What follows belongs to an exercise in optimizing a design on an open flow for small area, a short achievable clock period and few clock cycles; a production flow would make more cautious choices.
The RTL was checked by simulation tests, not by an equivalence proof against the original design.
Power is estimated from default activity; no workload was simulated.

[design/flow/constraint.sdc]
create_clock -name core_clock -period 12.0 [get_ports {clk}]
set_input_delay 2.4000 -clock core_clock [delete_from_list [all_inputs] [get_ports {clk}]]
set_output_delay 2.4000 -clock core_clock [all_outputs]
set_load 0.01 [all_outputs]
[design/flow/design.v]
module s_mem(input logic [7:0] address, input logic clock, input logic [7:0] data,
             input logic wren, output logic [7:0] q);
    logic [7:0] mem [0:255];
    always_ff @(posedge clock) begin
        if (wren) begin
            mem[address] <= data;
            q <= data;
        end
        else q <= mem[address];
    end
endmodule
module init(input logic clk, input logic rst_n,
            input logic en, output logic rdy,
            output logic [7:0] addr, output logic [7:0] wrdata, output logic wren);
    logic high;
    logic [7:0] i;
    enum {WAIT,EXEC,DONE} state;
    always_ff @(posedge clk)begin
        if(rst_n == 0) begin
            state <= WAIT;
            high <= 0;
        end
        else unique case(state)
            WAIT:begin
                i <= 0;
                if(en) high <= 1;
                if(!en&& high)begin 
                    high <= 0;
                    state <= EXEC;
                end
            end
            EXEC:begin
                if(i<=255) begin
                    if(addr<255) state<= EXEC;
                    else state <= DONE;
                    i <= i+1;
                end
            end
            DONE:begin
                state <= WAIT;
                i<=0;
            end
        endcase 
    end
    always_comb begin
        wrdata = 0;
        addr = 0;
        rdy = 1;
        wren = 0;
        case(state)
            WAIT: begin
                wrdata = 0;
                addr = 0;
                if(!en&& high) rdy = 0;
                else rdy = 1;
                wren = 0;
            end
            EXEC:begin
                wrdata = i;
                addr = i;
                rdy = 0;
                if(en == 0)
                    wren = 1;
                else wren = 0;
            end
            DONE: begin
                wrdata = 0;
                addr = 0;
                rdy = 0;
                wren = 0;
            end
        endcase
    end
endmodule
module ksa(input logic clk, input logic rst_n,
           input logic en, output logic rdy,
           input logic [23:0] key,
           output logic [7:0] addr, input logic [7:0] rddata, output logic [7:0] wrdata, output logic wren);
    logic high;
    logic [7:0] i,j,si,sj,key0,key1,key2,temp_si;
    logic [3:0] what;
    enum {WAIT,RDSi,RDSj,WRSi,WRSj} state;
    always_ff @(posedge clk)begin
        if(rst_n == 0) begin
            state <= WAIT;
            high <= 0;
        end
        else unique case(state)
            WAIT:begin
                i <= 0;
                j <= 0;
                si <=0;
                sj <=0;
                if(en) high <= 1;
                if(!en && high)begin 
                    high <= 0;
                    state <= RDSi;
                end
            end
            RDSi:begin
                state <= RDSj;
            end
            RDSj:begin
                si <= rddata;
                case (i % 3)
                    0: j <= (j + temp_si + key[23:16]) % 256;  
                    1: j <= (j + temp_si + key[15:8]) % 256;   
                    2: j <= (j + temp_si + key[7:0]) % 256;   
                endcase
                state <= WRSj;
            end
            WRSj:begin 
                sj<=rddata;
                state <= WRSi;
            end
            WRSi:begin
                if(i<255) begin
                    state <= RDSi;
                    i <= i+1;
                end
                else state <= WAIT;
            end
        endcase 
    end
    always_comb begin
        temp_si = 0;
        wrdata = 0;
        addr = 0;
        rdy = 0;
        wren = 0;
        case(state)
            WAIT:begin
                wrdata = 0;
                addr = 0;
                rdy = 1;
                wren = 0;
            end
            RDSi:begin
                wrdata = 0;
                addr = i;
                rdy = 0;
                wren = 0;
            end
            RDSj:begin
                temp_si =rddata;
                wrdata = 0;
                case (i % 3)
                    0: addr = (j + temp_si + key[23:16]) % 256;  
                    1: addr = (j + temp_si + key[15:8]) % 256;   
                    2: addr = (j + temp_si + key[7:0]) % 256;   
                endcase
                rdy = 0;
                wren = 0;
            end
            WRSj:begin
                wrdata = si;
                addr = j;
                rdy = 0;
                wren = 1;
            end
            WRSi:begin
                wrdata = sj;
                addr = i;
                rdy = 0;
                wren = 1;
            end
        endcase
    end
endmodule
module prga(input logic clk, input logic rst_n,
            input logic en, output logic rdy,
            input logic [23:0] key,
            output logic [7:0] s_addr, input logic [7:0] s_rddata, output logic [7:0] s_wrdata, output logic s_wren,
            output logic [7:0] ct_addr, input logic [7:0] ct_rddata,
            output logic [7:0] pt_addr, input logic [7:0] pt_rddata, output logic [7:0] pt_wrdata, output logic pt_wren);
    logic high;
    logic [7:0] pad [255:0];
    logic [7:0] i,j,k,si,sj,msg_len,ctk,temp_si;
    logic [3:0] what;
    enum {WAIT,RDSi,RDSj,WRSi,WRSj,SETj,GETSj,MSG_LEN,GET_LEN,PADk,RDPADk, 
    PT_LEN,RDCTk, GETCTk, WRPTk} state;
    always_ff @(posedge clk)begin
        if(rst_n == 0) begin
            state <= WAIT;
            high <= 0;
        end
        else unique case(state)
            WAIT:begin
                i <= 0;
                j <= 0;
                k <= 1;
                si <=0;
                sj <=0;
                pad[i] <= 8'h0;
                if(en) high <= 1;
                if(!en && high)begin 
                    high <= 0;
                    state <= MSG_LEN;
                end
            end
            MSG_LEN:begin
                state <= GET_LEN;
            end
            GET_LEN:begin
                msg_len <= ct_rddata;
                state <=RDSi;
            end
            RDSi:begin
                if(msg_len != 0) begin 
                    i <= (i+1) % 256;
                end
                state <=SETj;
            end
            SETj:begin
                si <= s_rddata;
                j <= (j + temp_si) % 256; 
                state <= RDSj;
            end
            RDSj:begin
                state <= GETSj;
            end
            GETSj:begin
                sj<=s_rddata;
                state <= WRSj;
            end
            WRSj:begin 
                state <= WRSi;
            end
            WRSi:begin
                state <= RDPADk;
            end
            RDPADk:begin
                state <= PADk;
            end
            PADk:begin
                pad[k] <= s_rddata;
                if(k<msg_len) begin
                    state <= RDSi;
                    k <= k + 1;
                end
                else begin
                    state <= PT_LEN;
                    k<=1;
                end
            end
            PT_LEN:begin
               if(msg_len == 0) state <= WAIT;
               else state <= RDCTk;
            end
            RDCTk:begin
                state <= GETCTk;
            end
            GETCTk:begin
                ctk <= ct_rddata;
                state <= WRPTk;
            end
            WRPTk:begin
                if(k<msg_len) begin
                    state <= RDCTk;
                    k <= k + 1;
                end
                else state <= WAIT;
            end
        endcase 
    end
    always_comb begin
        s_wrdata = 8'b0;
        s_addr = 8'b0;
        s_wren = 1'b0;
        ct_addr = 8'b0;
        pt_wrdata = 8'b0;
        pt_addr = 8'b0;
        pt_wren = 1'b0;
        rdy = 1'b0;
        temp_si = 0;
        case(state)
            WAIT:begin
                s_wrdata = 0;
                s_addr = 0;
                rdy = 1;
                s_wren = 0;
            end
            MSG_LEN:begin
                ct_addr = i;
                rdy = 0;
            end
            GET_LEN:begin
                ct_addr = i;
                rdy = 0;
            end
            RDSi:begin
                s_wrdata = 0;
                s_addr = (i+1) % 256;
                rdy = 0;
                s_wren = 0;
            end
            SETj:begin
                temp_si = s_rddata;
                s_wrdata = 0;
                s_addr = i;
                rdy = 0;
                s_wren = 0;
            end
            RDSj:begin
                s_wrdata = 0;
                s_addr = j;
                rdy = 0;
                s_wren = 0;
            end
            GETSj:begin
                s_wrdata = 0;
                s_addr = j;
                rdy = 0;
                s_wren = 0;
            end
            WRSj:begin
                s_wrdata = si;
                s_addr = j;
                rdy = 0;
                s_wren = 1;
            end
            WRSi:begin
                s_wrdata = sj;
                s_addr = i;
                rdy = 0;
                s_wren = 1;
            end
            RDPADk:begin
                s_wrdata = 0;
                s_addr = (sj+si) % 256;
                rdy = 0;
                s_wren = 0;
            end
            PADk:begin
                s_wrdata = 0;
                s_addr = (sj+si) % 256;
                rdy = 0;
                s_wren = 0;
            end
            PT_LEN:begin
                pt_wrdata = msg_len;
                pt_addr = 0;
                rdy = 0;
                pt_wren = 1;
            end
            RDCTk:begin
                ct_addr = k;
                rdy = 0;
            end
            GETCTk:begin
                ct_addr = k;
                rdy = 0;
            end
            WRPTk:begin
                pt_wrdata = pad[k] ^ ctk; 
                pt_addr = k;
                rdy = 0;
                pt_wren = 1;
            end
        endcase
    end
endmodule
module arc4(input logic clk, input logic rst_n,
            input logic en, output logic rdy,
            input logic [23:0] key,
            output logic [7:0] ct_addr, input logic [7:0] ct_rddata,
            output logic [7:0] pt_addr, input logic [7:0] pt_rddata, output logic [7:0] pt_wrdata, output logic pt_wren);
    logic[7:0] ADDR,WRDATA,Q,ksaADDR,ksaWRDATA,initADDR,initWRDATA,
    prgaADDR,prgaWRDATA;
    logic WREN,ksaWREN,initWREN,initEN,ksaEN,ksaRDY,initRDY,
    prgaEN,prgaRDY,prgaWREN;
    logic high,startflag,initflag,ksaflag,prgaflag;
    enum {WAIT,EXEC,DONE} state;
    always_ff @(posedge clk)begin
        if(rst_n == 0) begin
            state <= WAIT;
            high <= 0; startflag <= 0; initflag <= 0; ksaflag <= 0; prgaflag <= 0;
            initEN <= 0; ksaEN <= 0; prgaEN <= 0;
        end
        else unique case(state)
            WAIT:begin
                if(en) high <= 1;
                if(!en&& high)begin 
                    high <= 0;
                    state <= EXEC;
                    startflag<=1;
                end
            end
            EXEC:begin
                if(startflag) begin 
                    initEN <= 1;
                    startflag <=0;
                end                   
                else initEN <= 0;
                if(!initRDY) initflag <= 1;
                if(initflag && initRDY) begin 
                    initflag <= 0;
                    ksaEN <=1;
                end
                else ksaEN <= 0;
                if(!ksaRDY) ksaflag <= 1;
                if(ksaflag && ksaRDY) begin 
                    ksaflag <= 0;
                    prgaEN <=1;
                end
                else prgaEN <= 0;
                if(!prgaRDY) prgaflag <= 1;
                if(prgaflag && prgaRDY) begin 
                    prgaflag <= 0;
                    state <= WAIT;
                end
                else state <= EXEC;
            end
        endcase 
    end
    always_comb begin
        case(state)
            WAIT: rdy = 1;
            EXEC: rdy = 0;
            default: rdy = 1;
        endcase
    end
    assign WREN = (initRDY & ksaRDY) ? prgaWREN:(initRDY ? ksaWREN : initWREN);
    assign ADDR = (initRDY & ksaRDY) ? prgaADDR:(initRDY ? ksaADDR : initADDR);
    assign WRDATA = (initRDY & ksaRDY) ? prgaWRDATA:(initRDY ? ksaWRDATA : initWRDATA);
    s_mem s(.address(ADDR), .clock(clk), .data(WRDATA), .wren(WREN), .q(Q));
    init i(.clk(clk), .rst_n(rst_n), .en(initEN), .rdy(initRDY),
        .addr(initADDR),.wrdata(initWRDATA),.wren(initWREN));
    ksa k(.clk(clk),.rst_n(rst_n),
        .en(ksaEN), .rdy(ksaRDY),
        .key(key), .addr(ksaADDR), .rddata(Q), .wrdata(ksaWRDATA), .wren(ksaWREN));
    prga p(.clk(clk), .rst_n(rst_n), .en(prgaEN), .rdy(prgaRDY),.key(key),.s_addr(prgaADDR),.s_rddata(Q),
    .s_wrdata(prgaWRDATA),.s_wren(prgaWREN),.ct_addr(ct_addr), .ct_rddata(ct_rddata), .pt_addr(pt_addr), .pt_rddata(pt_rddata), 
    .pt_wrdata(pt_wrdata), .pt_wren(pt_wren));
endmodule
[design/flow/run.sh]
#!/bin/bash
# synth_recipe.tcl (not shown) runs the flow's synth.tcl, then flattens the netlist and writes it again
# the make line also repeats each setting of config.mk as NAME=value (left out here)
make -C /OpenROAD-flow-scripts/flow DESIGN_CONFIG=/design/flow/config.mk WORK_HOME=/design/flow/orfs CLKGATE_MAP_FILE= SYNTH_SCRIPT=/design/flow/synth_recipe.tcl finish
[design/flow/config.mk]
export PLATFORM = sky130hd
export DESIGN_NAME = arc4
export DESIGN_NICKNAME = arc4
export VERILOG_FILES = /design/flow/design.v
export SDC_FILE = /design/flow/constraint.sdc
export NUM_CORES = 4
export LEC_CHECK = 0
export CAP_MARGIN = 20
export CORE_MARGIN = 2
export CORE_UTILIZATION = 30
export PLACE_DENSITY = 0.5
export SLEW_MARGIN = 20
==> results.txt <==
- The flow ran to the end and the layout has no timing, DRC or antenna violations.
- Area share of xor/xnor cells in the synthesized design: 0.3940%
- For the worst-skew pair, the clock arrives at the later sink with an insertion delay of 1.05 ns.
* Final weighted congestion in routability-driven placement: 0.8584
* CP max stage delay: 0.69 ns
* Highest attainable clock frequency: 92.03 MHz
- The via count of the first global-routing pass came to 81,660.
- Commonest cells after routing, fill and taps aside: edfxtp_1, mux4_2, nor2_1
* Min-Delay Endpoint: state[0]
- Of the total synthesized cell area, the portion taken by full adders, half adders and majority gates is 0.5333%.
* Multiplexer fraction of the synthesized cell area: 18.37%
- Worst-path clk slew: 0.06 ns
* Post-route cell area: 193,600 um^2
- Number of post-CTS setup repair buffers: 0
* Vias per cell: 4.985
- The worst register-to-register path ends at s.mem[28][2].
- Clock tree sinks: 4,229
- Core Footprint: 557,400 um^2
- Compared with the post-synthesis result, the final layout area differs by 15.26%.
- DRC marker count from the first detailed-route iteration: 7,743
- For this design, the slowest cell found on the critical path is nor3_1.
- When the netlist entered floorplanning its net count stood at 7,768.
- PD cells: 192.3 nW/um^2
- The cell sitting at the root of the clock tree is a clkbuf_16.
- Worst clock skew: 0.1040 ns
- Static power due to leakage: 63.81 nW
- Hold Vio Cnt, Final: 0
- Largest regs: p.pad x2048, s.mem x2048
- Once the clock tree was built, the resizer swapped 0 gates to a different size.
- Combined area of all synthesized cells: 168,000 um^2
* Wirelength per Cell: 27.40 um
- Number of iterations in the first detailed-routing pass: 7
- The longest clock path from root to sink contains 4 buffers.
- By area, the combinational part of the netlist is dominated by multiplexers.
* Floorplan die area: 565,900 um^2
* Synthesis-stage register bit count: ~4,200
- Routed Antenna Nets: 0
- Along the worst path, the maximum fanout reaches 37.
- Asr flop ratio synth: 0%
* Launch instance of the worst register-to-register path: k.i[7]
- Counting instances, the worst hold path has a depth of 1.
- Number of buffers created by CTS: around 440
- The die is 752.3 um tall.
* Share of final-layout standard cells stronger than drive strength 1: 29.44%
* Filler cell count in the final layout: 51,560
- After legalization and detailed placement, the total HPWL measured 270,700 um.
- For this design the top-level I/O count stands at 69.
- Post-layout total power: 37.23 mW
- Summing the areas of all compound-gate instances in the mapped netlist gives 1.153% of the synthesized area.
* Maximum number of pins on one net before global-route repair: 191
- In this run the tightest slew margin relative to its limit is 12.22%.
- The number of slew-limit violations in the final report came to 0.
- Synthesized area divided by synthesized cell count: approximately 22 um^2
- Summing the areas of all and, or, nand and nor instances in the mapped netlist gives about 2.9% of the synthesized area.
- The worst-case IR drop observed on VDD is 0.1708 mV.
* Reg-to-reg slack, setup: 1.13 ns
* Last element of the critical path: s.mem[28][2]
- CTS built an H-tree with a depth of 5.
- After routing, the total negative slack on setup checks comes to 0 ns.
- In the routed design, unresolved DRC markers number 0.
- Once placement finished, the instance area stood at ~180,000 um^2.
* Final critical-path share of the clock period: 90.55%
- Crit path DAT: approximately 12 ns
- Global routing finished with a remaining overflow of 0.
- The first global-routing pass estimated 617,700 um of wire.
- Most common library cell in the layout ignoring fill and taps: edfxtp_1
* EDFF count, synth: 4,192
- Cells taking the most area after synthesis: edfxtp_1, mux4_2, nor2_1
* Hold Crit Class: register to register
* Worst Path Class, Setup: register to register
* Setup repair after global routing missed its margin: no
- Number of antenna violations at the first check in global routing: 11
* Number of cells produced by synthesis: 7,657
* Launching element type of the critical path: register
- In the synthesized netlist the dominant register cell turns out to be edfxtp_1.
* Ys Warns: 5
* Proportion of synthesized chip area in sequential cells: 75.38%
- Overall track demand over capacity in global routing: between 10 and 15%
- Number of max-cap violations: 0
- The largest total area in the synthesized netlist belongs to edfxtp_1.
- Port buffering added 60 buffers.
- Initial core utilization: 30.13%
- The final layout contains a little over 8,000 nets.
* Origin of the worst setup path: k.i[7]
- The number of cells on the worst reg-to-reg path is 36.
- Synth top area share: 74.94%
* Endpoint type of the worst setup path: register
* Hold Startpoint: prgaflag
- In this run the core area contains 274 standard-cell rows.
* Final setup violating endpoints: 0
- Transition time at the pin with the least slew margin: 1.317 ns
- Cts hold-fix bufs: 0
* Floorplan die width: roughly 750 um
- Worst endpoint required time: ~13 ns
- The worst path needs roughly 11 ns of the cycle, external delays included.
- TritonCTS built the clock tree.
- The synthesized netlist contains 78 unique library cells.
Testbench counts, summed over its fixed seeds: cycles 348,217.
where the power goes:
| group | switching [mW] | leakage (nW) | internal [mW] |
|---|---|---|---|
| sequential | 0.305 | 43.6 | 16.9 |
| clock | 5.76 | 6.77 | 7.50 |
| combinational | 4.44 | 13.4 | 2.37 |
| total | 10.5 | 63.8 | 26.7 |
cell usage after synthesis (6+ instances only):
master and count:
a211o_1 6, a21o_1 16, a21oi_1 56, a222oi_1 8, a22o_1 9, a22oi_1 12
a31oi_1 7, a32oi_1 7, and2_1 27, and3_1 17, buf_1 135, buf_2 20
buf_6 14, clkbuf_1 295, dfxtp_1 37, edfxtp_1 4192, fa_1 6, ha_1 62
inv_1 72, mux2_2 16, mux2i_1 21, mux4_2 1353, nand2_1 190, nand2b_1 16
nand3_1 53, nand3b_1 22, nand4_1 7, nor2_1 468, nor2b_1 33, nor3_1 201
nor4_1 6, o211a_1 6, o211ai_1 7, o21a_1 6, o21ai_0 72, o21bai_1 14
o221ai_1 9, or3_1 8, xnor2_1 50, xor2_1 23
final cells by class:
class                           count  area (um^2)  area share [%]
Antenna cell                        6        15.01        0.007755
Sequential cell                  4229       126700           65.42
Clock inverter                    289         2557           1.321
Timing Repair Buffer              375         3497           1.806
Clock buffer                      516        11360           5.867
Multi-Input combinational cell   2890        39930           20.62
Inverter                           73        274.0          0.1415
Tap cell                         7452         9324           4.816
worst max-delay path, delay by kind of cell (launching register included):
family                   cells  cell delay, ns
AND/OR/NAND/NOR             10            3.60
AO/OA/AOI/OAI               15            3.20
adder cells (fa/ha/maj)      4            1.41
XOR/XNOR                     3            0.92
buffers and inverters        4            0.71
flip-flops                   1            0.59
routing by layer:
metal,up-vias,wire [um],GRT usage [%]
li1,32970,-,-
met1,42980,182300,20.11
met2,2372,215200,25.15
met3,588,24430,2.340
met4,2,11630,3.776
met5,-,138,0.1852
metrics by stage:
stage | std cells | hold slack (ns) | setup slack, ns | utilization [%]
4_1_cts | 15820 | 0.4725 | 1.087 | 34.67
3_5_place_dp | 15020 | 0.4635 | 1.177 | 32.18
2_1_floorplan | 7657 | 0.4245 | 1.239 | -
5_1_grt | 15830 | 0.4931 | 0.3757 | 34.73
6_report | 15830 | 0.4789 | 1.134 | 34.73
3_3_place_gp | 15010 | 0.4327 | 1.072 | 32.12
m1.png
Scale bar: 200 um. Cells faint in the background.
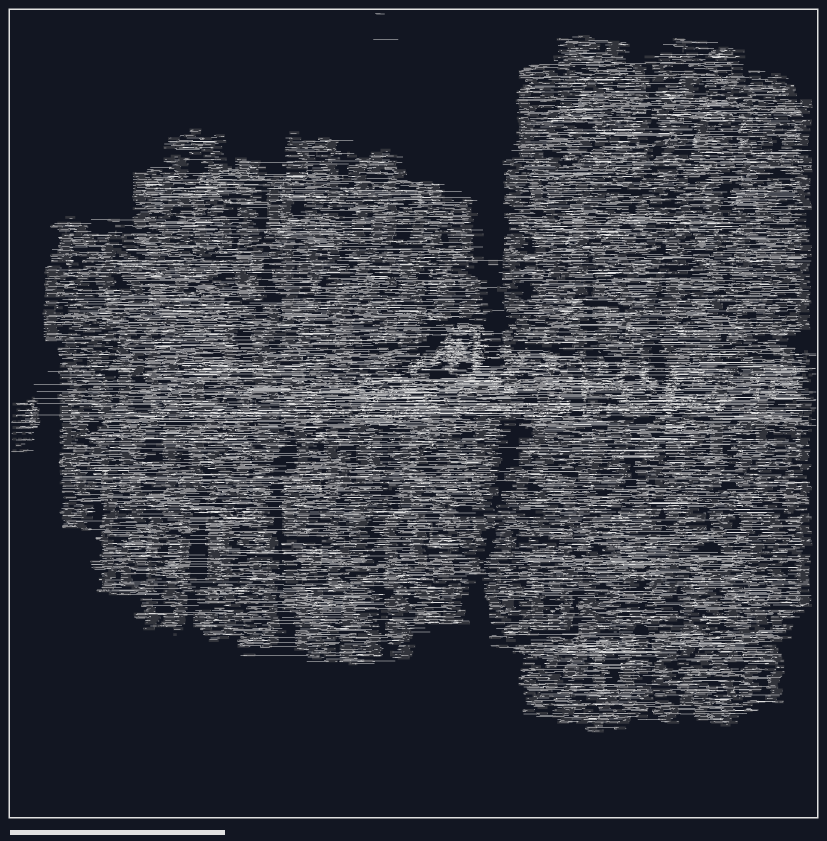
7,982 nets have wire on it. The longest straight run is 199 um.

m2.png
Cells faint in the background.
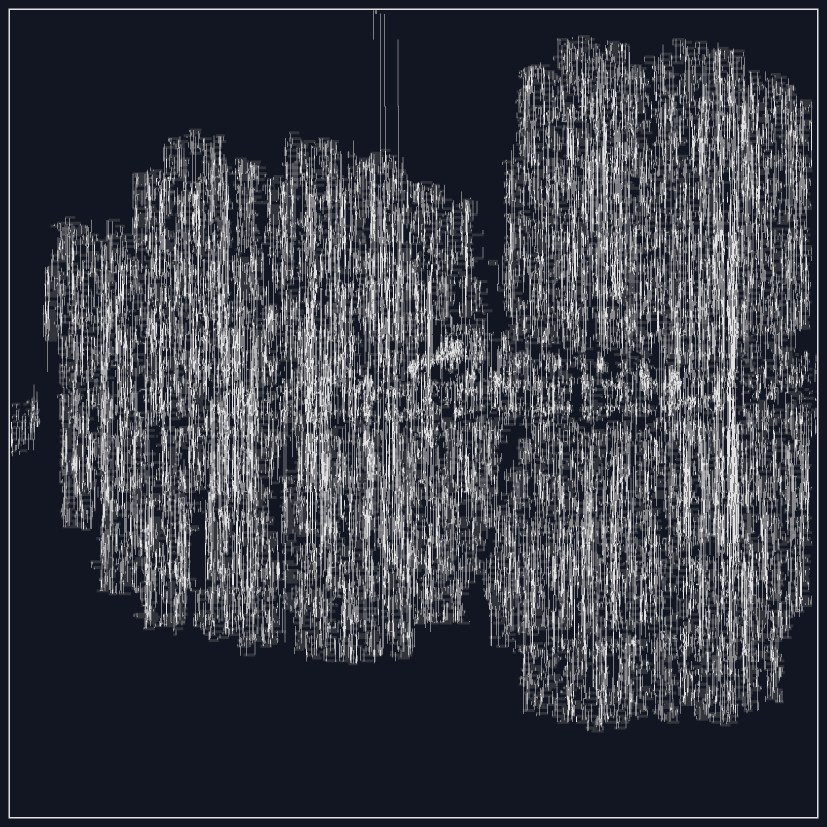
7,464 nets have wire on it. The longest straight run is 221 um.
met2 usage: 25.15%
sum of routed wire length over all layers: 433,700 um
DR vias: 78,920

## what the ideal ports hide
How much do the figures lean on ideal ports? The routed layout below was timed once more, with nothing changed but the port constraints.
Step 1 sets driving cells, clkbuf_16 on the clock port and buf_2 on the other inputs (assumed; they add their load-dependent delay and slew).
Step 2 also shifts input and output timing later by t, the mid clock arrival at the registers, as if the neighbouring blocks saw the same clock.
a / b / c = ideal ports / drivers / drivers and shift; a / b = the first two.
t (ns): 1.112
slack for setup (ns): 1.134 / 1.134 / 1.134
worst setup path after step 2: register to register
After both steps this run still meets setup and hold. The setup slack of this run moves by 0.000 ns with the drivers and by 0.000 ns with both steps.
